Background: an optimization exercise with open tools, aiming at small area and a short achievable clock period. Do not read the settings as production practice.
Only simulation tests tie the RTL to the original design; equivalence was not proved.
The series may have gaps, and a smaller design here may also do less where the tests do not look.
Power is estimated from default activity; no workload was simulated.

Run 1, sizing map:
Drawn at 2 px/um.
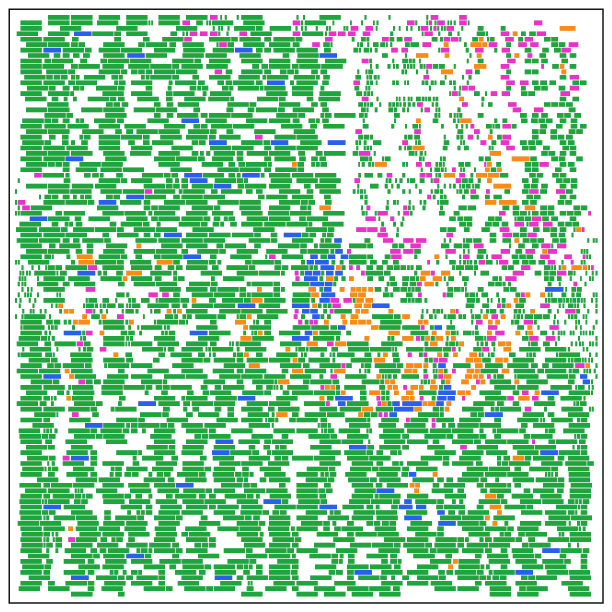
Run 1, cells colored by class:
Drawn at 2 px/um. Fill, decap, tap and diode cells in gray.
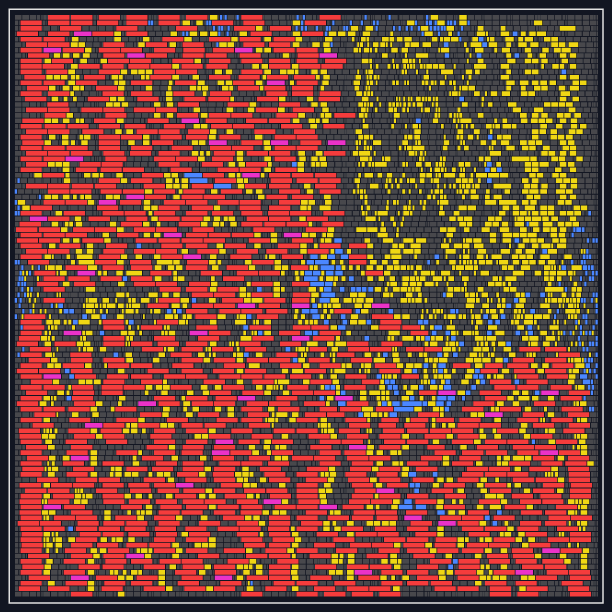
Run 1, the metal 2 layer:
Drawn at 1 px/um.
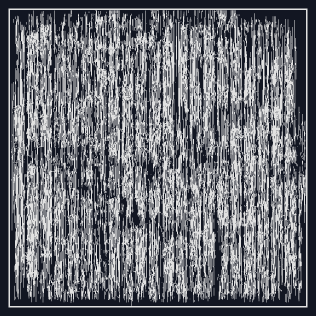
Run 1, sequential cells colored by netlist name:
Drawn at 2 px/um. Other cells in gray.
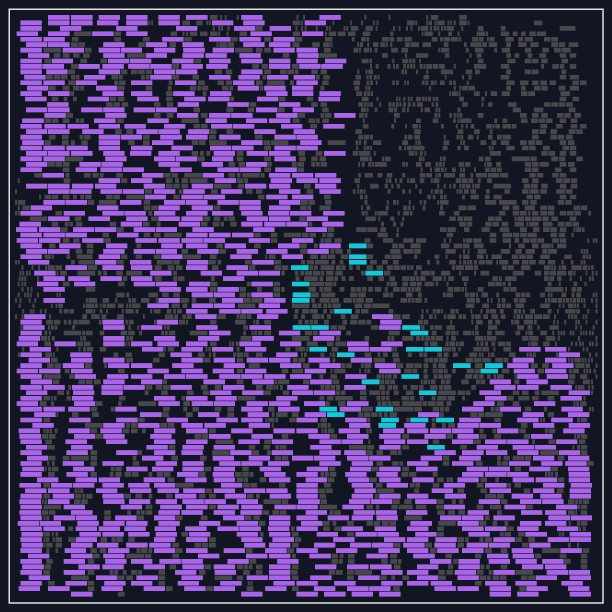
--- flow/design.v: outline only ---
// module adder32bit: 12 lines
// module shift_unit: 27 lines
// module mux2ig: 3 lines
// module opmux5: 8 lines
// module alu: 827 lines
// module rdport: 25 lines
// module aoi222: 6 lines
// module nand2g: 3 lines
// module nand3g: 3 lines
// module nand4g: 3 lines
// module nor3g: 3 lines
// module nor2g: 3 lines
// module invg: 3 lines
// module xor2g: 3 lines
// module xnor2g: 3 lines
// module hag: 4 lines
// module aoi21g: 3 lines
// module oai21g: 3 lines
// module aoi22g: 3 lines
// module rv32i_datapath: 92 lines
module rv32i_datapath(
  input  logic        i_clk,
  input  logic        i_rst_n,     
  input  logic [31:0] i_instr,
  input  logic [31:0] i_pc,
  input  logic [31:0] i_ld_data,
  input  logic        i_rd_wren,
  input  logic        i_opa_sel,   
  input  logic        i_opb_sel,   
  input  logic [ 3:0] i_alu_op,
  input  logic        i_br_un,
  input  logic        i_wb_sel,    
  output logic [31:0] o_alu_data,
  output logic [31:0] o_rs2_data,
  output logic        o_br_less,
  output logic        o_br_equal
);
  // ...
==> flow/flow/run.sh <==
#!/bin/bash
# Standard ORFS layout with: synthesis's sized-up gates set back to their
# smallest size before floorplan (downsize.tcl), plain buffers on the ports,
# a clock tree without dummy loads and with larger sink clusters, and a
# setup margin that makes repair_timing work on the slowest paths.
set -euo pipefail
bash standard.sh \
  "PRE_FLOORPLAN_TCL=$PWD/flow/downsize.tcl" \
  "CTS_ARGS=-sink_clustering_enable -repair_clock_nets -dont_use_dummy_load -sink_clustering_size 24 -sink_clustering_max_diameter 70" \
  "BUFFER_PORTS_ARGS=-buffer_cell sky130_fd_sc_hd__buf_1" \
  SETUP_SLACK_MARGIN=14.5 \
  finish > flow_make.log 2>&1
==> flow/flow/downsize.tcl <==
# Before floorplan: each combinational cell that synthesis sized up is
# swapped for the smallest cell of its footprint; the resizer sizes up
# again the cells whose timing needs it.
set downsize_map {
  sky130_fd_sc_hd__a2111o_2 sky130_fd_sc_hd__a2111o_1
  sky130_fd_sc_hd__a2111o_4 sky130_fd_sc_hd__a2111o_1
  sky130_fd_sc_hd__a2111oi_1 sky130_fd_sc_hd__a2111oi_0
  sky130_fd_sc_hd__a2111oi_2 sky130_fd_sc_hd__a2111oi_0
  sky130_fd_sc_hd__a2111oi_4 sky130_fd_sc_hd__a2111oi_0
  sky130_fd_sc_hd__a211o_2 sky130_fd_sc_hd__a211o_1
  sky130_fd_sc_hd__a211o_4 sky130_fd_sc_hd__a211o_1
  sky130_fd_sc_hd__a211oi_2 sky130_fd_sc_hd__a211oi_1
  sky130_fd_sc_hd__a211oi_4 sky130_fd_sc_hd__a211oi_1
  sky130_fd_sc_hd__a21bo_4 sky130_fd_sc_hd__a21bo_1
  sky130_fd_sc_hd__a21boi_2 sky130_fd_sc_hd__a21boi_0
  sky130_fd_sc_hd__a21boi_4 sky130_fd_sc_hd__a21boi_0
  sky130_fd_sc_hd__a21o_2 sky130_fd_sc_hd__a21o_1
  sky130_fd_sc_hd__a21o_4 sky130_fd_sc_hd__a21o_1
  sky130_fd_sc_hd__a21oi_2 sky130_fd_sc_hd__a21oi_1
  sky130_fd_sc_hd__a21oi_4 sky130_fd_sc_hd__a21oi_1
  sky130_fd_sc_hd__a221o_2 sky130_fd_sc_hd__a221o_1
  sky130_fd_sc_hd__a221o_4 sky130_fd_sc_hd__a221o_1
  sky130_fd_sc_hd__a221oi_2 sky130_fd_sc_hd__a221oi_1
  sky130_fd_sc_hd__a221oi_4 sky130_fd_sc_hd__a221oi_1
  sky130_fd_sc_hd__a22o_2 sky130_fd_sc_hd__a22o_1
  sky130_fd_sc_hd__a22o_4 sky130_fd_sc_hd__a22o_1
  sky130_fd_sc_hd__a22oi_2 sky130_fd_sc_hd__a22oi_1
  sky130_fd_sc_hd__a22oi_4 sky130_fd_sc_hd__a22oi_1
  sky130_fd_sc_hd__a2bb2o_2 sky130_fd_sc_hd__a2bb2o_1
  sky130_fd_sc_hd__a2bb2o_4 sky130_fd_sc_hd__a2bb2o_1
  sky130_fd_sc_hd__a2bb2oi_2 sky130_fd_sc_hd__a2bb2oi_1
  sky130_fd_sc_hd__a2bb2oi_4 sky130_fd_sc_hd__a2bb2oi_1
  sky130_fd_sc_hd__a311o_2 sky130_fd_sc_hd__a311o_1
  sky130_fd_sc_hd__a311o_4 sky130_fd_sc_hd__a311o_1
  sky130_fd_sc_hd__a311oi_2 sky130_fd_sc_hd__a311oi_1
  sky130_fd_sc_hd__a311oi_4 sky130_fd_sc_hd__a311oi_1
  sky130_fd_sc_hd__a31o_4 sky130_fd_sc_hd__a31o_1
  sky130_fd_sc_hd__a31oi_2 sky130_fd_sc_hd__a31oi_1
  sky130_fd_sc_hd__a31oi_4 sky130_fd_sc_hd__a31oi_1
  sky130_fd_sc_hd__a32o_2 sky130_fd_sc_hd__a32o_1
  sky130_fd_sc_hd__a32o_4 sky130_fd_sc_hd__a32o_1
  sky130_fd_sc_hd__a32oi_2 sky130_fd_sc_hd__a32oi_1
  sky130_fd_sc_hd__a32oi_4 sky130_fd_sc_hd__a32oi_1
  sky130_fd_sc_hd__a41o_2 sky130_fd_sc_hd__a41o_1
  sky130_fd_sc_hd__a41o_4 sky130_fd_sc_hd__a41o_1
  sky130_fd_sc_hd__a41oi_2 sky130_fd_sc_hd__a41oi_1
  sky130_fd_sc_hd__a41oi_4 sky130_fd_sc_hd__a41oi_1
  sky130_fd_sc_hd__and2_2 sky130_fd_sc_hd__and2_0
  sky130_fd_sc_hd__and2_4 sky130_fd_sc_hd__and2_0
  sky130_fd_sc_hd__and2b_2 sky130_fd_sc_hd__and2b_1
  sky130_fd_sc_hd__and2b_4 sky130_fd_sc_hd__and2b_1
  sky130_fd_sc_hd__and3_2 sky130_fd_sc_hd__and3_1
  sky130_fd_sc_hd__and3_4 sky130_fd_sc_hd__and3_1
  sky130_fd_sc_hd__and3b_2 sky130_fd_sc_hd__and3b_1
  sky130_fd_sc_hd__and3b_4 sky130_fd_sc_hd__and3b_1
  sky130_fd_sc_hd__and4_2 sky130_fd_sc_hd__and4_1
  sky130_fd_sc_hd__and4_4 sky130_fd_sc_hd__and4_1
  sky130_fd_sc_hd__and4b_2 sky130_fd_sc_hd__and4b_1
  sky130_fd_sc_hd__and4b_4 sky130_fd_sc_hd__and4b_1
  sky130_fd_sc_hd__and4bb_4 sky130_fd_sc_hd__and4bb_1
  sky130_fd_sc_hd__buf_12 sky130_fd_sc_hd__buf_2
  sky130_fd_sc_hd__buf_16 sky130_fd_sc_hd__buf_2
  sky130_fd_sc_hd__buf_6 sky130_fd_sc_hd__buf_2
  sky130_fd_sc_hd__buf_8 sky130_fd_sc_hd__buf_2
  sky130_fd_sc_hd__fa_2 sky130_fd_sc_hd__fa_1
  sky130_fd_sc_hd__fa_4 sky130_fd_sc_hd__fa_1
  sky130_fd_sc_hd__ha_2 sky130_fd_sc_hd__ha_1
  sky130_fd_sc_hd__ha_4 sky130_fd_sc_hd__ha_1
  sky130_fd_sc_hd__inv_12 sky130_fd_sc_hd__inv_1
  sky130_fd_sc_hd__inv_16 sky130_fd_sc_hd__inv_1
  sky130_fd_sc_hd__inv_4 sky130_fd_sc_hd__inv_1
  sky130_fd_sc_hd__inv_6 sky130_fd_sc_hd__inv_1
  sky130_fd_sc_hd__inv_8 sky130_fd_sc_hd__inv_1
  sky130_fd_sc_hd__maj3_2 sky130_fd_sc_hd__maj3_1
  sky130_fd_sc_hd__maj3_4 sky130_fd_sc_hd__maj3_1
  sky130_fd_sc_hd__mux2_4 sky130_fd_sc_hd__mux2_1
  sky130_fd_sc_hd__mux2_8 sky130_fd_sc_hd__mux2_1
  sky130_fd_sc_hd__mux2i_2 sky130_fd_sc_hd__mux2i_1
  sky130_fd_sc_hd__mux2i_4 sky130_fd_sc_hd__mux2i_1
  sky130_fd_sc_hd__mux4_1 sky130_fd_sc_hd__mux4_2
  sky130_fd_sc_hd__mux4_4 sky130_fd_sc_hd__mux4_2
  sky130_fd_sc_hd__nand2_2 sky130_fd_sc_hd__nand2_1
  sky130_fd_sc_hd__nand2_4 sky130_fd_sc_hd__nand2_1
  sky130_fd_sc_hd__nand2_8 sky130_fd_sc_hd__nand2_1
  sky130_fd_sc_hd__nand2b_2 sky130_fd_sc_hd__nand2b_1
  sky130_fd_sc_hd__nand2b_4 sky130_fd_sc_hd__nand2b_1
  sky130_fd_sc_hd__nand3_2 sky130_fd_sc_hd__nand3_1
  sky130_fd_sc_hd__nand3_4 sky130_fd_sc_hd__nand3_1
  sky130_fd_sc_hd__nand3b_2 sky130_fd_sc_hd__nand3b_1
  sky130_fd_sc_hd__nand3b_4 sky130_fd_sc_hd__nand3b_1
  sky130_fd_sc_hd__nand4_2 sky130_fd_sc_hd__nand4_1
  sky130_fd_sc_hd__nand4_4 sky130_fd_sc_hd__nand4_1
  sky130_fd_sc_hd__nand4b_2 sky130_fd_sc_hd__nand4b_1
  sky130_fd_sc_hd__nand4b_4 sky130_fd_sc_hd__nand4b_1
  sky130_fd_sc_hd__nand4bb_2 sky130_fd_sc_hd__nand4bb_1
  sky130_fd_sc_hd__nand4bb_4 sky130_fd_sc_hd__nand4bb_1
  sky130_fd_sc_hd__nor2_2 sky130_fd_sc_hd__nor2_1
  sky130_fd_sc_hd__nor2_4 sky130_fd_sc_hd__nor2_1
  sky130_fd_sc_hd__nor2_8 sky130_fd_sc_hd__nor2_1
  sky130_fd_sc_hd__nor2b_2 sky130_fd_sc_hd__nor2b_1
  sky130_fd_sc_hd__nor2b_4 sky130_fd_sc_hd__nor2b_1
  sky130_fd_sc_hd__nor3_2 sky130_fd_sc_hd__nor3_1
  sky130_fd_sc_hd__nor3_4 sky130_fd_sc_hd__nor3_1
  sky130_fd_sc_hd__nor3b_2 sky130_fd_sc_hd__nor3b_1
  sky130_fd_sc_hd__nor3b_4 sky130_fd_sc_hd__nor3b_1
  sky130_fd_sc_hd__nor4_2 sky130_fd_sc_hd__nor4_1
  sky130_fd_sc_hd__nor4_4 sky130_fd_sc_hd__nor4_1
  sky130_fd_sc_hd__nor4b_2 sky130_fd_sc_hd__nor4b_1
  sky130_fd_sc_hd__nor4b_4 sky130_fd_sc_hd__nor4b_1
  sky130_fd_sc_hd__nor4bb_2 sky130_fd_sc_hd__nor4bb_1
  sky130_fd_sc_hd__nor4bb_4 sky130_fd_sc_hd__nor4bb_1
  sky130_fd_sc_hd__o2111a_2 sky130_fd_sc_hd__o2111a_1
  sky130_fd_sc_hd__o2111a_4 sky130_fd_sc_hd__o2111a_1
  sky130_fd_sc_hd__o2111ai_2 sky130_fd_sc_hd__o2111ai_1
  sky130_fd_sc_hd__o2111ai_4 sky130_fd_sc_hd__o2111ai_1
  sky130_fd_sc_hd__o211a_4 sky130_fd_sc_hd__o211a_1
  sky130_fd_sc_hd__o211ai_2 sky130_fd_sc_hd__o211ai_1
  sky130_fd_sc_hd__o211ai_4 sky130_fd_sc_hd__o211ai_1
  sky130_fd_sc_hd__o21a_2 sky130_fd_sc_hd__o21a_1
  sky130_fd_sc_hd__o21a_4 sky130_fd_sc_hd__o21a_1
  sky130_fd_sc_hd__o21ai_2 sky130_fd_sc_hd__o21ai_0
  sky130_fd_sc_hd__o21ai_4 sky130_fd_sc_hd__o21ai_0
  sky130_fd_sc_hd__o21ba_4 sky130_fd_sc_hd__o21ba_1
  sky130_fd_sc_hd__o21bai_2 sky130_fd_sc_hd__o21bai_1
  sky130_fd_sc_hd__o21bai_4 sky130_fd_sc_hd__o21bai_1
  sky130_fd_sc_hd__o221a_4 sky130_fd_sc_hd__o221a_1
  sky130_fd_sc_hd__o221ai_2 sky130_fd_sc_hd__o221ai_1
  sky130_fd_sc_hd__o221ai_4 sky130_fd_sc_hd__o221ai_1
  sky130_fd_sc_hd__o22a_2 sky130_fd_sc_hd__o22a_1
  sky130_fd_sc_hd__o22a_4 sky130_fd_sc_hd__o22a_1
  sky130_fd_sc_hd__o22ai_2 sky130_fd_sc_hd__o22ai_1
  sky130_fd_sc_hd__o22ai_4 sky130_fd_sc_hd__o22ai_1
  sky130_fd_sc_hd__o2bb2a_2 sky130_fd_sc_hd__o2bb2a_1
  sky130_fd_sc_hd__o2bb2a_4 sky130_fd_sc_hd__o2bb2a_1
  sky130_fd_sc_hd__o2bb2ai_2 sky130_fd_sc_hd__o2bb2ai_1
  sky130_fd_sc_hd__o2bb2ai_4 sky130_fd_sc_hd__o2bb2ai_1
  sky130_fd_sc_hd__o311a_2 sky130_fd_sc_hd__o311a_1
  sky130_fd_sc_hd__o311a_4 sky130_fd_sc_hd__o311a_1
  sky130_fd_sc_hd__o311ai_2 sky130_fd_sc_hd__o311ai_0
  sky130_fd_sc_hd__o311ai_4 sky130_fd_sc_hd__o311ai_0
  sky130_fd_sc_hd__o31a_2 sky130_fd_sc_hd__o31a_1
  sky130_fd_sc_hd__o31a_4 sky130_fd_sc_hd__o31a_1
  sky130_fd_sc_hd__o31ai_2 sky130_fd_sc_hd__o31ai_1
  sky130_fd_sc_hd__o31ai_4 sky130_fd_sc_hd__o31ai_1
  sky130_fd_sc_hd__o32a_2 sky130_fd_sc_hd__o32a_1
  sky130_fd_sc_hd__o32a_4 sky130_fd_sc_hd__o32a_1
  sky130_fd_sc_hd__o32ai_2 sky130_fd_sc_hd__o32ai_1
  sky130_fd_sc_hd__o32ai_4 sky130_fd_sc_hd__o32ai_1
  sky130_fd_sc_hd__o41a_2 sky130_fd_sc_hd__o41a_1
  sky130_fd_sc_hd__o41a_4 sky130_fd_sc_hd__o41a_1
  sky130_fd_sc_hd__o41ai_2 sky130_fd_sc_hd__o41ai_1
  sky130_fd_sc_hd__o41ai_4 sky130_fd_sc_hd__o41ai_1
  sky130_fd_sc_hd__or2_4 sky130_fd_sc_hd__or2_0
  sky130_fd_sc_hd__or2b_2 sky130_fd_sc_hd__or2b_1
  sky130_fd_sc_hd__or2b_4 sky130_fd_sc_hd__or2b_1
  sky130_fd_sc_hd__or3_2 sky130_fd_sc_hd__or3_1
  sky130_fd_sc_hd__or3_4 sky130_fd_sc_hd__or3_1
  sky130_fd_sc_hd__or3b_4 sky130_fd_sc_hd__or3b_1
  sky130_fd_sc_hd__or4_2 sky130_fd_sc_hd__or4_1
  sky130_fd_sc_hd__or4_4 sky130_fd_sc_hd__or4_1
  sky130_fd_sc_hd__or4b_4 sky130_fd_sc_hd__or4b_1
  sky130_fd_sc_hd__or4bb_2 sky130_fd_sc_hd__or4bb_1
  sky130_fd_sc_hd__or4bb_4 sky130_fd_sc_hd__or4bb_1
  sky130_fd_sc_hd__xnor2_2 sky130_fd_sc_hd__xnor2_1
  sky130_fd_sc_hd__xnor2_4 sky130_fd_sc_hd__xnor2_1
  sky130_fd_sc_hd__xnor3_2 sky130_fd_sc_hd__xnor3_1
  sky130_fd_sc_hd__xnor3_4 sky130_fd_sc_hd__xnor3_1
  sky130_fd_sc_hd__xor2_2 sky130_fd_sc_hd__xor2_1
  sky130_fd_sc_hd__xor2_4 sky130_fd_sc_hd__xor2_1
  sky130_fd_sc_hd__xor3_2 sky130_fd_sc_hd__xor3_1
  sky130_fd_sc_hd__xor3_4 sky130_fd_sc_hd__xor3_1
}
set db [ord::get_db]
set n 0
foreach inst [[ord::get_db_block] getInsts] {
  set name [[$inst getMaster] getName]
  if { [dict exists $downsize_map $name] } {
    set new [$db findMaster [dict get $downsize_map $name]]
    if { $new != "NULL" } {
      $inst swapMaster $new
      incr n
    }
  }
}
puts "downsize: swapped $n cells"
==> flow/standard.sh <==
#!/bin/bash
# synth_recipe.tcl (not shown) runs the flow's synth.tcl, then flattens the netlist and writes it again
# the make line also repeats each setting of config.mk as NAME=value (left out here)
make -C /OpenROAD-flow-scripts/flow DESIGN_CONFIG=/design/flow/config.mk WORK_HOME=/design/flow/orfs CLKGATE_MAP_FILE= SYNTH_SCRIPT=/design/flow/synth_recipe.tcl "${@:-finish}"
==> flow/config.mk <==
export PLATFORM = sky130hd
export DESIGN_NAME = rv32i_datapath
export DESIGN_NICKNAME = rv32i_datapath
export VERILOG_FILES = /design/flow/design.v
export SDC_FILE = /design/flow/constraint.sdc
export NUM_CORES = 4
export LEC_CHECK = 0
export CAP_MARGIN = 20
export CORE_MARGIN = 2
export CORE_UTILIZATION = 55
export PLACE_DENSITY = 0.65
export SLEW_MARGIN = 20
export SYNTH_HIERARCHICAL = 1
export SYNTH_MINIMUM_KEEP_SIZE = 0
==> flow/constraint.sdc <==
create_clock -name core_clock -period 32.0 [get_ports {i_clk}]
set_input_delay 6.4000 -clock core_clock [delete_from_list [all_inputs] [get_ports {i_clk}]]
set_output_delay 6.4000 -clock core_clock [all_outputs]
set_load 0.01 [all_outputs]
==> run_results.csv, run 1 <==
group,metric,value,unit
placement,gp_congestion,1.089,
placement,dpl-instance-area,50260,um2
clock_network,clkTransAtPathRegs,80,ps
placement,post-place-ws,12730,ps
drt,avgRoutedWirePerCell,41.22,um
floorplan,die_area,87690,um2
drt,vias_per_cell,8.113,
synth,synth_fp_nets,3353,
run_status,outcome,"no timing/DRC/antenna violations",
worst_hold_path,holdPathStages,1,
power_and_ir_drop,switching_share,29.77,%
clock_network,cts_buffer_depth,3,
clock_network,cts_tree,"done",
critical_path,r2r_slack,26340,ps
critical_path,r2r_cells,18,
layout,instances_no_fill,4710,
critical_path,critPathSlowestCell,"nand4_1",
power_and_ir_drop,power_frac_comb,21.8,%
critical_path,crit_cells,21,
synth,ys_warn_count,9,
timing,finalClockSkew,117.8,ps
drt,drt_iter0_drc,8700,
layout,final_cell_mix,"edfxtp_1 (992), a222oi_1 (640), mux2i_1 (212)",
power_and_ir_drop,power.leakage,17.67,nW
clock_network,clock-root-buffer,"clkbuf_16",
grt,globalRoute.totalOverflow,0,
layout,multi_input_area,17310,um2
timing,fin_crit,17610,ps
timing,slew_headroom,25.96,%
worst_hold_path,hold_path.class,"register to register",
power_and_ir_drop,seq_power_share,54.2,%
grt,grtUsageTotal,42.97,%
floorplan,start_util,55.29,%
placement,dp_cells,4614,
critical_path,arrival,11210,ps
timing,tns,0,ps
clock_network,numCtsBuffers,51,
timing,finalHoldViolations,0,
power_and_ir_drop,p_total,0.002844,W
critical_path,critical_path.max_fanout,32,
clock_network,clk_latency,670,ps
layout,final_common_cell,"edfxtp_1",
grt,grt_pass1_wl,265300,um
critical_path,crit_path_max_incr_delay,650,ps
critical_path,crit_buf_inv,5,
clock_network,htree_levels,2,
timing,rsz0062_at_grt,"yes",
layout,stdcell_area,53290,um2
floorplan,die_y,296.1,um
critical_path,critical_path_required,25600,ps
layout,regArea,30560,um2
power_and_ir_drop,internal_power,0.001998,W
timing,max_freq,56.78,MHz
timing,finalCritPeriodShare,55.04,%
drt,detail-route-antenna-nets,0,
timing,whs,490.9,ps
power_and_ir_drop,clock_power_share,24.0,%
layout,fill_cells,6384,
power_and_ir_drop,p_sw,0.0008467,W
timing,drv_slew,0,
floorplan,fp.dieW,296.1,um
drt,drt-total-wl,194100,um
layout,largest_reg_flops,992,
critical_path,crit_top_cell,"nand4_1",
grt,grt_pass1_vias,35400,
flow_run,maxCapViolCount,0,
floorplan,rows,107,
timing,worst_pin_slew,1111,ps
grt,antenna_found_initial,6,
layout,drive_above_1_share,15.63,%
placement,place_hpwl,127100,um
drt,vias,38210,
timing,setup_viol,0,
placement,numPortBuffers,172,
critical_path,cp_cell_sequence,"buf_1, buf_6, and3b_2, and3_1, buf_12, a222oi_1, nand4_1, nor3_2, buf_4, mux2i_2, xor2_2, ha_4, nand2_2, o21ai_4, a21oi_4, o21ai_2, a21oi_2, mux2_2, a22oi_2, nand4_1, buf_2",
critical_path,cp_top_family,"simple AND/OR/NAND/NOR gates",
floorplan,ios,173,
critical_path,startpoint_type,"primary input",
power_and_ir_drop,ir_drop,0.04866,mV
critical_path,critPathCaptureType,"output port",
critical_path,path_class,"primary input to output port",
layout,final_nets,3731,
grt,grt_max_degree,38,
clock_network,clkSinkCount,1023,
power_and_ir_drop,power_density,53.38,nW/um2
drt,first_pass_iters,14,
synth,syn-instance-count,3182,
timing,setup_ws,14390,ps
drt,drc,0,
About 'sizing map':
size	color	cells	share
_6 and larger	blue	96	2.7%
_3 and _4 cells	orange	217	6.1%
_2 cells	magenta	243	6.8%
_0 and _1 cells	green	3002	84%

About 'cells colored by class':
class	color	cells	share of their area
flops	red	1023	59%
combinational and other logic	yellow	2141	34%
other buffers and delay cells	blue	343	4.3%
clock drivers	magenta	51	2.5%
core area: 84880 um2
Core Util, Final: 62.78%

About 'the metal 2 layer':
wire length on this layer	85.1 mm
share of all routed wire	44%
longest straight run	147 um
nets with wire on the layer	3448
main direction	vertical

About 'sequential cells colored by netlist name':
signal	color	placed flops	where
mem	purple	992	spread over the die
valid	cyan	31	center

run 1: per-layer routing:
| layer | share of wire (%) | GRT usage, % |
|---|---|---|
| met5 | 0.094 | 0.9424 |
| met1 | 34 | 55.68 |
| met3 | 16 | 12.86 |
| met2 | 44 | 65.88 |
| met4 | 6.9 | 21.78 |
run 1: cell type report:
cell class | count | area share (%)
Antenna cell | 8 | 0.03757
Clock buffer | 51 | 2.395
Inverter | 113 | 0.8030
Multi-Input combinational cell | 2027 | 32.48
Sequential cell | 1023 | 57.36
Tap cell | 1144 | 2.686
Timing Repair Buffer | 343 | 4.229
Timing Repair inverter | 1 | 0.009392
run 1: power groups by stage:
stage	Combinational (W)	Sequential [W]	Clock, W
2_1_floorplan	0.000290	0.00157	0
3_3_place_gp	0.000530	0.00157	0
3_5_place_dp	0.000536	0.00157	0
4_1_cts	0.000561	0.00154	0.000677
5_1_grt	0.000636	0.00154	0.000720
6_report	0.000620	0.00154	0.000681
run 1: what timing repair did:
action	4_1_cts	5_1_grt
gates cloned	1	3
pin swaps	48	86
hold buffers	0	0
gates resized for setup	156	178
endpoints found under the setup margin	34	34
setup buffers	17	16
--- run 2 (diff from run 1) ---
--- a/flow/flow/run.sh
+++ b/flow/flow/run.sh
@@ -10,3 +10,3 @@
   "BUFFER_PORTS_ARGS=-buffer_cell sky130_fd_sc_hd__buf_1" \
-  SETUP_SLACK_MARGIN=14.5 \
+  SETUP_SLACK_MARGIN=14.8 \
   finish > flow_make.log 2>&1
==> run 2 against run 1 <==
Utilization up 3.3 points. Non-clock buffer count is 91 higher. Fmax increased by 0.71%. Count of clock-buffer cells in the layout unchanged. Routed wire length up 4.9%. Cell area up 5.2%. Cell count rose by 1.9%. Hold slack better by 1.8 ps. Critical endpoint unchanged.
==> run_results.csv, run 2 <==
group,metric,value,unit
power_and_ir_drop,comb_power,0.000712,W
timing,tns,0,ps
drt,wl_met3,33000,um
timing,setup_viol,0,
timing,finalClockSkew,112.7,ps
timing,rsz0062_at_grt,"yes",
floorplan,rows,107,
floorplan,fp.dieW,296.1,um
drt,dr_wl_met2,87820,um
clock_network,clock-root-buffer,"clkbuf_16",
drt,drt-total-wl,203700,um
timing,max_freq,57.18,MHz
clock_network,clkSinkCount,1023,
drt,drt_iter0_drc,9834,
power_and_ir_drop,p_total,0.002940,W
run_status,outcome,"no timing/DRC/antenna violations",
synth,synth_fp_nets,3353,
layout,instances_no_fill,4798,
layout,drive_above_1_share,22.45,%
grt,grtUsageTotal,43.63,%
power_and_ir_drop,top_power_group,"registers",
clock_network,cts_tree,"done",
grt,grt_pass1_wl,268800,um
critical_path,path_class,"primary input to output port",
grt,grt_pass1_vias,35960,
timing,drv_slew,0,
critical_path,r2r_slack,26160,ps
critical_path,critical_path_required,25600,ps
timing,slew_headroom,22.39,%
drt,vias,39410,
clock_network,post-cts-setup-buffers,43,
critical_path,r2r_cells,19,
floorplan,die_area,87690,um2
critical_path,arrival,11090,ps
critical_path,critical_path.max_fanout,5,
layout,final_common_cell,"edfxtp_1",
timing,finalCritPeriodShare,54.65,%
synth,syn-instance-count,3182,
clock_network,cts_buffer_depth,3,
floorplan,coreArea,84880,um2
critical_path,startpoint_type,"primary input",
power_and_ir_drop,ir_drop,0.04827,mV
power_and_ir_drop,power_frac_comb,24.2,%
floorplan,start_util,55.29,%
drt,wl_met1,67060,um
placement,dpl-instance-area,50260,um2
synth,ys_warn_count,9,
placement,place_hpwl,127100,um
floorplan,die_y,296.1,um
power_and_ir_drop,power_density,52.45,nW/um2
grt,antenna_found_initial,5,
drt,topRoutingLayerUsed,"met5",
placement,dp_cells,4614,
drt,detail-route-antenna-nets,0,
layout,final_cell_mix,"edfxtp_1 (992), a222oi_1 (640), nand2_1 (176)",
grt,globalRoute.totalOverflow,0,
worst_hold_path,hold_path.class,"register to register",
timing,fin_crit,17490,ps
clock_network,cts_resized,327,
flow_run,maxCapViolCount,0,
power_and_ir_drop,clock_power_share,23.3,%
power_and_ir_drop,p_sw,0.0008893,W
placement,numPortBuffers,172,
clock_network,htree_levels,2,
power_and_ir_drop,switching_share,30.25,%
clock_network,cts_hold_buf,0,
placement,gp_congestion,1.089,
power_and_ir_drop,p_clk,0.000685,W
power_and_ir_drop,seq_power_share,52.5,%
drt,drc,0,
layout,final_nets,3825,
power_and_ir_drop,power.leakage,18.67,nW
drt,avgRoutedWirePerCell,42.45,um
layout,largest_reg_flops,992,
grt,grt_max_degree,39,
critical_path,critPathCaptureType,"output port",
placement,post-place-ws,12730,ps
power_and_ir_drop,seq-power,0.00154,W
timing,finalHoldViolations,0,
clock_network,clk_latency,670,ps
clock_network,clkTransAtPathRegs,80,ps
clock_network,numCtsBuffers,51,
drt,first_pass_iters,14,
power_and_ir_drop,internal_power,0.002051,W
drt,vias_per_cell,8.214,
floorplan,ios,173,
timing,worst_pin_slew,1164,ps
worst_hold_path,holdPathStages,1,
## run 2: area by class of cell
class                           count  area (um2)
Timing Repair inverter              1       5.005
Timing Repair Buffer              434        3770
Inverter                          113       430.4
Clock buffer                       51        1276
Multi-Input combinational cell   2030       18570
Sequential cell                  1023       30560
Tap cell                         1144        1431
Antenna cell                        2       5.005
Fill cell                        6088       28820
## run 2: metrics by stage
step / hold WS [ps] / utilization, %
floorplan: 445.5 / -
global placement: 459.3 / 59.12
detailed placement: 468.0 / 59.21
CTS: 491.0 / 62.97
global route: 506.2 / 66.04
finish: 492.7 / 66.04
## run 2: critical path, cell delays in order
cell and delay [ps]:
buf_12 110, buf_8 130, nor3b_4 170, and3_4 240, clkbuf_16 190, a222oi_1 440, nand4_1 510, nor3_2 370
buf_4 170, mux2i_1 90, xor2_2 220, ha_4 330, a21oi_4 50, buf_4 180, o21ai_4 190, a21oi_4 90
o21ai_2 210, a21oi_2 120, mux2_2 300, a22oi_2 180, nand4_1 150, buf_2 190
## run 2: routing by layer
metal	up-vias	GRT usage (%)
met3	803	13.64
met4	6	23.90
li1	15250	-
met1	19400	55.86
met2	3955	66.49
met5	-	0
Run 2, cells colored by class:
Drawn at 2 px/um. Fill, decap, tap and diode cells in gray.
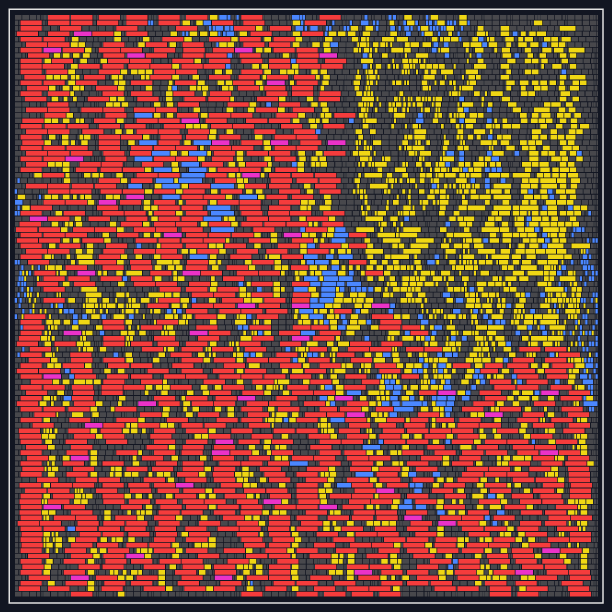
class	color	cells	share of their area
flops	red	1023	56%
other buffers and delay cells	blue	434	6.9%
combinational and other logic	yellow	2144	35%
clock drivers	magenta	51	2.3%

Run 2, sequential cells colored by netlist name:
Drawn at 2 px/um. Other cells in gray.
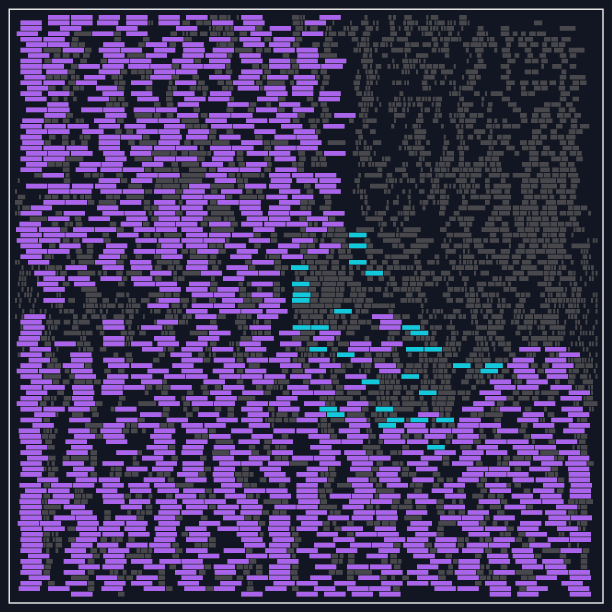
signal	color	placed flops	where
mem	purple	992	spread over the die
valid	cyan	31	center

Run 2, sizing map:
Drawn at 2 px/um.
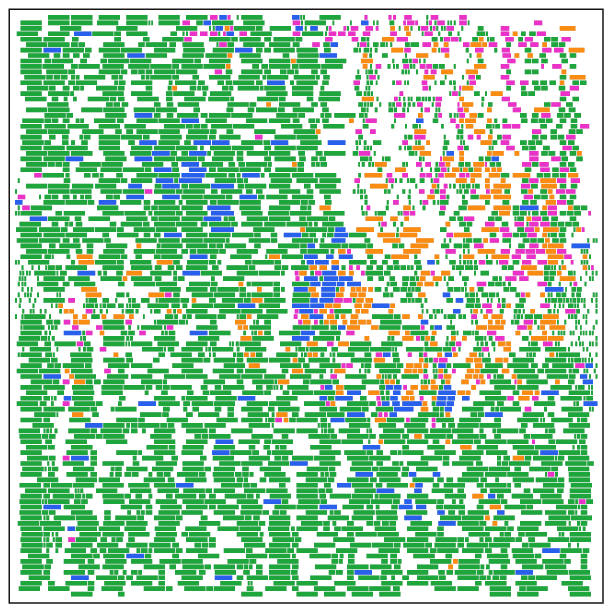
PnR worst setup slack: 14510 ps
Buffers excl. clock: 434
Final Instance Area: 56060 um2

--- run 3 (diff from run 2) ---
--- a/flow/flow/run.sh
+++ b/flow/flow/run.sh
@@ -10,3 +10,3 @@
   "BUFFER_PORTS_ARGS=-buffer_cell sky130_fd_sc_hd__buf_1" \
-  SETUP_SLACK_MARGIN=14.8 \
+  SETUP_SLACK_MARGIN=14.5 \
   finish > flow_make.log 2>&1
--- a/flow/config.mk
+++ b/flow/config.mk
@@ -9,4 +9,4 @@
 export CORE_MARGIN = 2
-export CORE_UTILIZATION = 55
-export PLACE_DENSITY = 0.65
+export CORE_UTILIZATION = 62
+export PLACE_DENSITY = 0.72
 export SLEW_MARGIN = 20
Run 3, sizing map:
Drawn at 2 px/um.
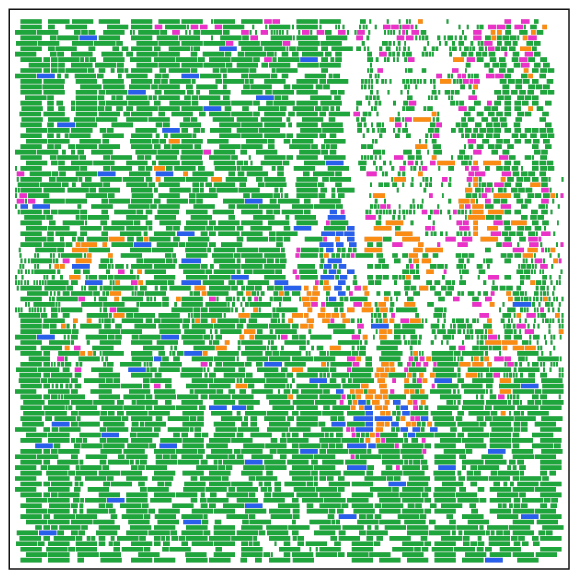
size	color	cells	share
_2 cells	magenta	203	5.7%
_3 and _4 cells	orange	228	6.4%
_0 and _1 cells	green	3029	85%
_6 and larger	blue	98	2.8%
Buffers excl. clock: 343
Final Instance Area: 53080 um2
PnR worst setup slack: 14330 ps

Run 3, sequential cells colored by netlist name:
Drawn at 3 px/um. Other cells in gray.
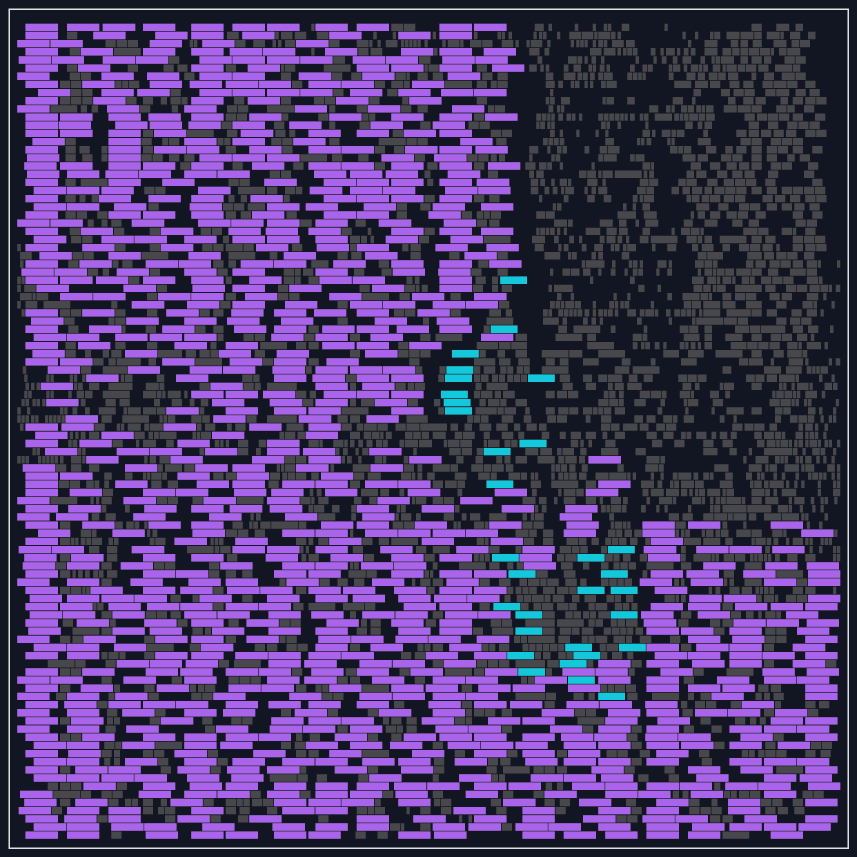
signal	color	placed flops
valid	cyan	31
mem	purple	992

==> run 3 against run 2 <==
Cell area fell by 5.3%. Highest routed layer unchanged. Critical endpoint is now o_alu_data[21]. Still clean on timing, DRC and antenna. Sequential share of layout area rose by 3.1 points. Largest power group unchanged. Via count fell by 1.7%. Clock skew fell by 9.0 ps. Global-route usage rose by 2.4 points.
==> run_results.csv, run 3 <==
group,metric,value,unit
clock_network,htree_levels,2,
synth,syn-instance-count,3182,
clock_network,clkTransAtPathRegs,90,ps
critical_path,cp_cell_sequence,"buf_2, nor2b_4, and3_1, buf_8, a222oi_1, nand4_1, nor3_4, mux2i_1, xor2_1, ha_2, a21oi_2, o21ai_1, a21oi_2, o21ai_1, a21oi_1, xnor2_1, nand2_1, nand3_1, buf_1",
flow_run,maxCapViolCount,0,
timing,slew_headroom,28.25,%
synth,synth_fp_nets,3353,
layout,final_common_cell,"edfxtp_1",
drt,vias,38730,
power_and_ir_drop,p_total,0.002822,W
timing,rsz0062_at_grt,"yes",
clock_network,clkSinkCount,1023,
critical_path,r2r_cells,17,
power_and_ir_drop,power.leakage,17.64,nW
timing,setup_viol,0,
critical_path,critical_path.max_fanout,32,
drt,drt_iter0_drc,10200,
timing,drv_slew,0,
power_and_ir_drop,power_density,53.17,nW/um2
floorplan,ios,173,
critical_path,arrival,11270,ps
run_status,outcome,"no timing/DRC/antenna violations",
drt,avgRoutedWirePerCell,40.88,um
timing,max_freq,56.59,MHz
drt,detail-route-antenna-nets,0,
floorplan,rows,100,
floorplan,start_util,62.83,%
grt,grtUsageTotal,46.08,%
drt,drt-total-wl,185300,um
placement,numPortBuffers,172,
placement,post-place-ws,13380,ps
critical_path,startpoint_type,"primary input",
clock_network,cts_tree,"done",
layout,largest_reg_flops,992,
worst_hold_path,holdPathStages,1,
worst_hold_path,hold_path.class,"register to register",
critical_path,critical_path_required,25600,ps
layout,utilization,71.06,%
clock_network,numCtsBuffers,50,
floorplan,fp.dieW,279.1,um
grt,antenna_found_initial,6,
clock_network,clk_latency,680,ps
grt,grt_max_degree,38,
critical_path,crit_path_max_incr_delay,630,ps
timing,finalCritPeriodShare,55.22,%
synth,ys_warn_count,9,
timing,fin_crit,17670,ps
grt,grt_pass1_wl,256500,um
layout,drive_above_1_share,14.87,%
timing,tns,0,ps
clock_network,cts_buffer_depth,3,
placement,dpl-instance-area,50090,um2
grt,grt_pass1_vias,35980,
critical_path,r2r_slack,26340,ps
floorplan,die_area,77920,um2
critical_path,cp_top_family,"simple AND/OR/NAND/NOR gates",
critical_path,critPathSlowestCell,"nand4_1",
clock_network,cts_resized,109,
clock_network,post-cts-setup-buffers,6,
critical_path,crit_cells,19,
critical_path,crit_buf_inv,3,
drt,vias_per_cell,8.543,
layout,final_nets,3731,
placement,gp_congestion,1.034,
placement,place_hpwl,120200,um
drt,first_pass_iters,12,
timing,worst_pin_slew,1076,ps
floorplan,die_y,279.1,um
clock_network,clock-root-buffer,"clkbuf_16",
layout,final_cell_mix,"edfxtp_1 (992), a222oi_1 (640), mux2i_1 (232)",
critical_path,critPathCaptureType,"output port",
critical_path,path_class,"primary input to output port",
timing,finalClockSkew,103.7,ps
power_and_ir_drop,ir_drop,0.05065,mV
floorplan,coreArea,74700,um2
timing,finalHoldViolations,0,
grt,globalRoute.totalOverflow,0,
drt,drc,0,
clock_network,cts_hold_buf,0,
Run 3, cells colored by class:
Drawn at 2 px/um. Fill, decap, tap and diode cells in gray.
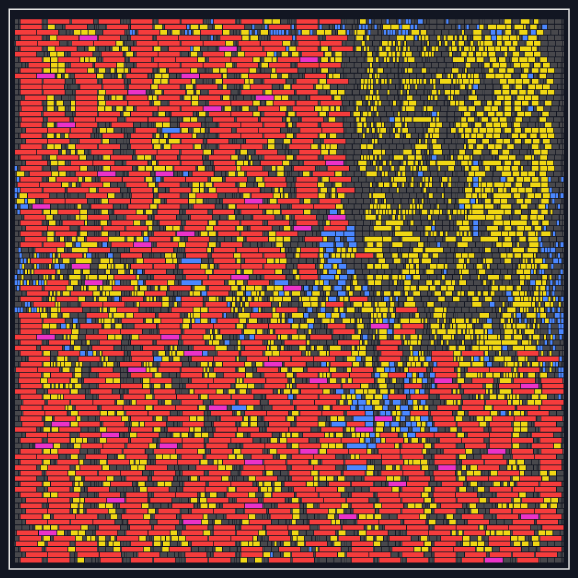
class	color	cells	share of their area
flops	red	1023	59%
other buffers and delay cells	blue	343	4.4%
clock drivers	magenta	50	2.4%
combinational and other logic	yellow	2142	34%

==> run 3: per-stage QoR <==
step	hold WS, ps	instances
2_1_floorplan	445.5	3182
4_1_cts	484.4	4493
3_3_place_gp	458.0	4429
6_report	487.6	4533
5_1_grt	508.3	4527
3_5_place_dp	462.6	4436
==> run 3: final cells by class <==
type,count,area (um2)
sequential,1023,30560
fill,4974,21620
multi-input combinational,2028,17300
timing repair buffer,343,2300
clock buffer,50,1251
tap,969,1212
inverter,113,427.9
antenna,6,15.01
timing repair inverter,1,5.005
==> run 3: per-layer routing <==
metal / up-vias / GRT usage (%) / wire length [um]
met1: 18640 / 59.17 / 59140
met4: 10 / 26.05 / 14750
met2: 4242 / 68.13 / 78620
li1: 15050 / - / -
met3: 784 / 16.58 / 32620
met5: - / 1.126 / 165
==> run 3: report_power, final <==
part           switching (W)  internal (W)  total, W
clock               0.000392      0.000278  0.000670
combinational       0.000423      0.000188  0.000611
sequential         0.0000115       0.00153   0.00154
total               0.000827       0.00200   0.00282
--- run 4 (diff from run 3) ---
--- a/flow/flow/run.sh
+++ b/flow/flow/run.sh
@@ -8,3 +8,3 @@
   "PRE_FLOORPLAN_TCL=$PWD/flow/downsize.tcl" \
-  "CTS_ARGS=-sink_clustering_enable -repair_clock_nets -dont_use_dummy_load -sink_clustering_size 24 -sink_clustering_max_diameter 70" \
+  "CTS_ARGS=-sink_clustering_enable -repair_clock_nets -dont_use_dummy_load -sink_clustering_size 28 -sink_clustering_max_diameter 85" \
   "BUFFER_PORTS_ARGS=-buffer_cell sky130_fd_sc_hd__buf_1" \
--- a/flow/config.mk
+++ b/flow/config.mk
@@ -9,4 +9,4 @@
 export CORE_MARGIN = 2
-export CORE_UTILIZATION = 62
-export PLACE_DENSITY = 0.72
+export CORE_UTILIZATION = 55
+export PLACE_DENSITY = 0.65
 export SLEW_MARGIN = 20
==> run 4 against run 3 <==
Still clean. Sequential power about the same. Via count down 1.6%. Combinational power increased by 1%. Utilization shrank 8.5 points.
==> run_results.csv, run 4 <==
group,metric,value,unit
run_status,outcome,"no timing/DRC/antenna violations",
timing,worst_pin_slew,1102,ps
floorplan,die_y,296.1,um
critical_path,arrival,11160,ps
layout,final_cell_mix,"edfxtp_1 (992), a222oi_1 (640), mux2i_1 (216)",
synth,syn-instance-count,3182,
clock_network,htree_levels,2,
clock_network,clkTransAtPathRegs,100,ps
drt,topRoutingLayerUsed,"met5",
layout,largest_reg_flops,992,
critical_path,startpoint_type,"primary input",
layout,final_nets,3728,
timing,max_freq,56.94,MHz
timing,drv_slew,0,
drt,avgRoutedWirePerCell,41.21,um
timing,finalClockSkew,140.8,ps
power_and_ir_drop,power_density,52.58,nW/um2
power_and_ir_drop,ir_drop,0.04920,mV
clock_network,cts_buffer_depth,3,
clock_network,clk_latency,670,ps
drt,vias_per_cell,8.101,
critical_path,r2r_cells,16,
timing,setup_viol,0,
drt,drt_iter0_drc,9112,
drt,drt-total-wl,193800,um
grt,grt_pass1_vias,35320,
critical_path,crit_path_max_incr_delay,570,ps
grt,gr-usage-met2,66.24,%
drt,drc,0,
clock_network,clock-root-buffer,"clkbuf_16",
drt,dr_wl_met2,85210,um
floorplan,ios,173,
critical_path,critPathSlowestCell,"a222oi_1",
grt,grtUsageMet3,12.20,%
layout,final_common_cell,"edfxtp_1",
timing,fin_crit,17560,ps
grt,grt_pass1_wl,264700,um
worst_hold_path,hold_path.class,"register to register",
grt,grt_busiest_layer,"met2",
layout,drive_above_1_share,15.33,%
drt,wl_met3,30810,um
timing,tns,0,ps
drt,vias,38100,
floorplan,die_area,87690,um2
critical_path,cp_cell_sequence,"buf_1, buf_6, and3b_2, and3_1, buf_4, a222oi_1, nand4_1, nor3_1, buf_4, mux2i_1, xor2_1, ha_2, nand2_1, nor2_2, a21oi_1, o21ai_1, a21oi_2, mux2_2, a22oi_2, nand4_1, buf_2",
drt,first_pass_iters,14,
timing,slew_headroom,26.56,%
flow_run,maxCapViolCount,0,
power_and_ir_drop,power.leakage,17.61,nW
floorplan,coreArea,84880,um2
timing,whs,494.1,ps
critical_path,cp_top_family,"simple AND/OR/NAND/NOR gates",
grt,grt_use_met1,55.92,%
synth,synth_fp_nets,3353,
floorplan,fp.dieW,296.1,um
floorplan,start_util,55.29,%
timing,finalHoldViolations,0,
placement,place_hpwl,127100,um
placement,numPortBuffers,172,
clock_network,numCtsBuffers,44,
drt,detail-route-antenna-nets,0,
layout,multi_input_area,17320,um2
worst_hold_path,holdPathStages,1,
layout,fill_cells,6378,
critical_path,critical_path.max_fanout,32,
clock_network,cts_tree,"done",
drt,wl_met1,64700,um
grt,globalRoute.totalOverflow,0,
placement,gp_congestion,1.089,
critical_path,path_class,"primary input to output port",
timing,finalCritPeriodShare,54.88,%
clock_network,clkSinkCount,1023,
critical_path,critPathCaptureType,"output port",
grt,grtUsageTotal,42.90,%
critical_path,critical_path_required,25600,ps
timing,rsz0062_at_grt,"yes",
critical_path,crit_buf_inv,5,
synth,ys_warn_count,9,
grt,grt_max_degree,38,
critical_path,r2r_slack,26290,ps
grt,antenna_found_initial,8,
critical_path,crit_cells,21,
run 4: what timing repair did:
action	CTS	global route
setup buffers	16	20
setup endpoints to repair	34	34
gates resized for setup	150	180
hold buffers	0	0
gates cloned	1	4
pin swaps	47	97
endpoints found under the hold margin	0	0
run 4: layout make-up:
class | instances | area share, %
Antenna cell | 4 | 0.01884
Clock buffer | 44 | 2.072
Inverter | 113 | 0.8053
Multi-Input combinational cell | 2027 | 32.59
Sequential cell | 1023 | 57.52
Tap cell | 1144 | 2.694
Timing Repair Buffer | 347 | 4.288
Timing Repair inverter | 1 | 0.009419
run 4: per-stage QoR:
stage / std cells / worst slack (ps) / instance area [um2] / utilization, % / total power (W)
after CTS: 4675 / 14440 / 52130 / 61.42 / 0.002733
final: 4703 / 14440 / 53140 / 62.60 / 0.002794
after global routing: 4699 / 14460 / 53130 / 62.59 / 0.002853
after detailed placement: 4614 / 12730 / 50260 / 59.21 / 0.002107
after global placement: 4611 / 12800 / 50180 / 59.12 / 0.002100
after floorplan: 3182 / 15020 / 46940 / - / 0.001855
run 4: report_power, final:
group	internal [W]	total, W	switching (W)
Clock	0.000247	0.000634	0.000387
Sequential	0.00153	0.00154	0.0000125
Combinational	0.000183	0.000618	0.000434
Run 4, sequential cells colored by netlist name:
Drawn at 2 px/um. Other cells in gray.
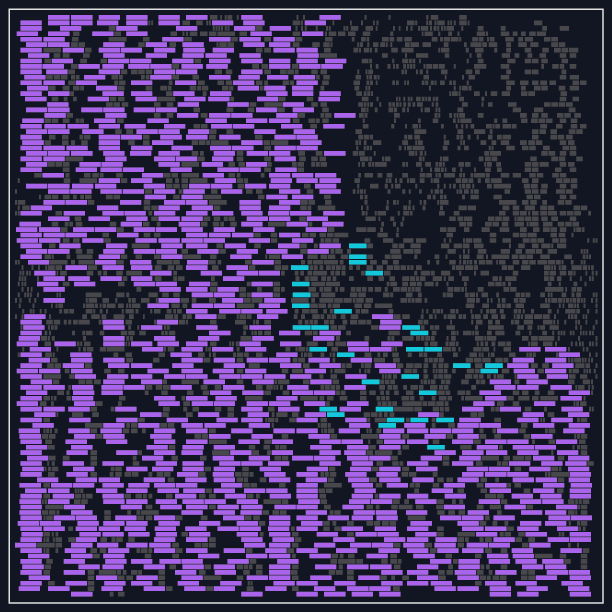
Seq/total area: 57.52%
Core Util, Final: 62.60%
Seq. cell area: 30560 um2
P_seq: 0.00154 W

Run 4, cells colored by class:
Drawn at 2 px/um. Fill, decap, tap and diode cells in gray.
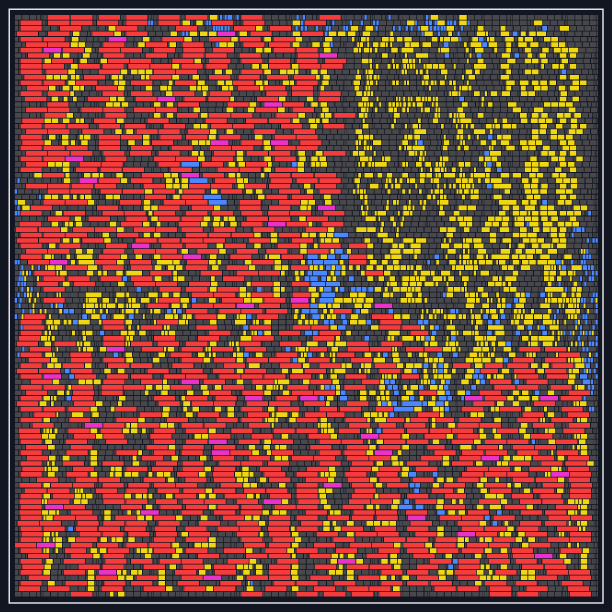
std cell rows: 107
Final Instance Area: 53140 um2

Run 4, sizing map:
Drawn at 2 px/um.
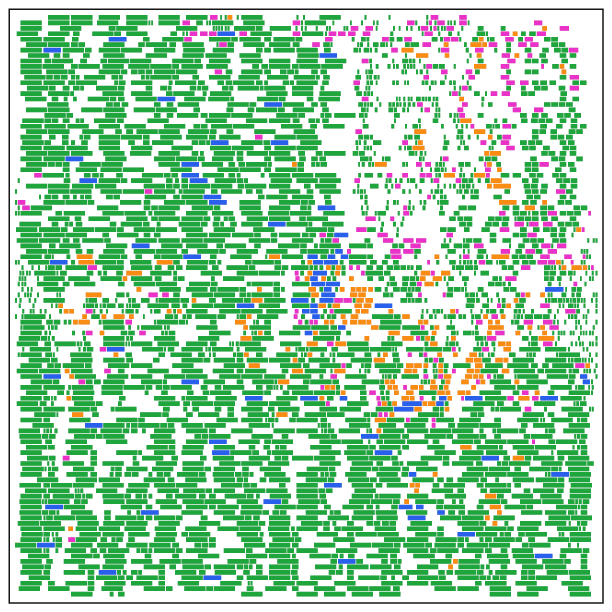
size	color	cells	share
_3 and _4 cells	orange	236	6.6%
_6 and larger	blue	80	2.3%
_0 and _1 cells	green	3010	85%
_2 cells	magenta	229	6.4%

-- what the ideal ports hide --
How much do the figures lean on ideal ports? The routed layouts below were timed once more, with nothing changed but the port constraints. Step 1 assumes that a clkbuf_16 drives the clock port and a buf_2 every other input. Step 2 also shifts input and output timing later by t, the mid clock arrival at the registers, as if the neighbouring blocks saw the same clock. Three values: ideal ports, drivers, drivers and shift; two values: the first two.
run | shift t [ns] | setup WS [ns] | worst setup path at the end | latest minus earliest clock arrival (ns) | worst data-port slew with drivers (ns)
run 1 | 0.685 | 14.387 / 14.334 / 14.334 | input to output | 0.117 / 0.118 | 0.11
run 2 | 0.686 | 14.512 / 14.462 / 14.462 | input to output | 0.113 / 0.113 | 0.13
run 3 | 0.703 | 14.330 / 14.299 / 14.299 | input to output | 0.104 / 0.104 | 0.13
run 4 | 0.673 | 14.437 / 14.372 / 14.372 | input to output | 0.141 / 0.140 | 0.13
After both steps every run listed still meets setup and hold. The setup slack of run 4, which loses most, moves by -0.065 ns with the drivers and by -0.065 ns with both steps.
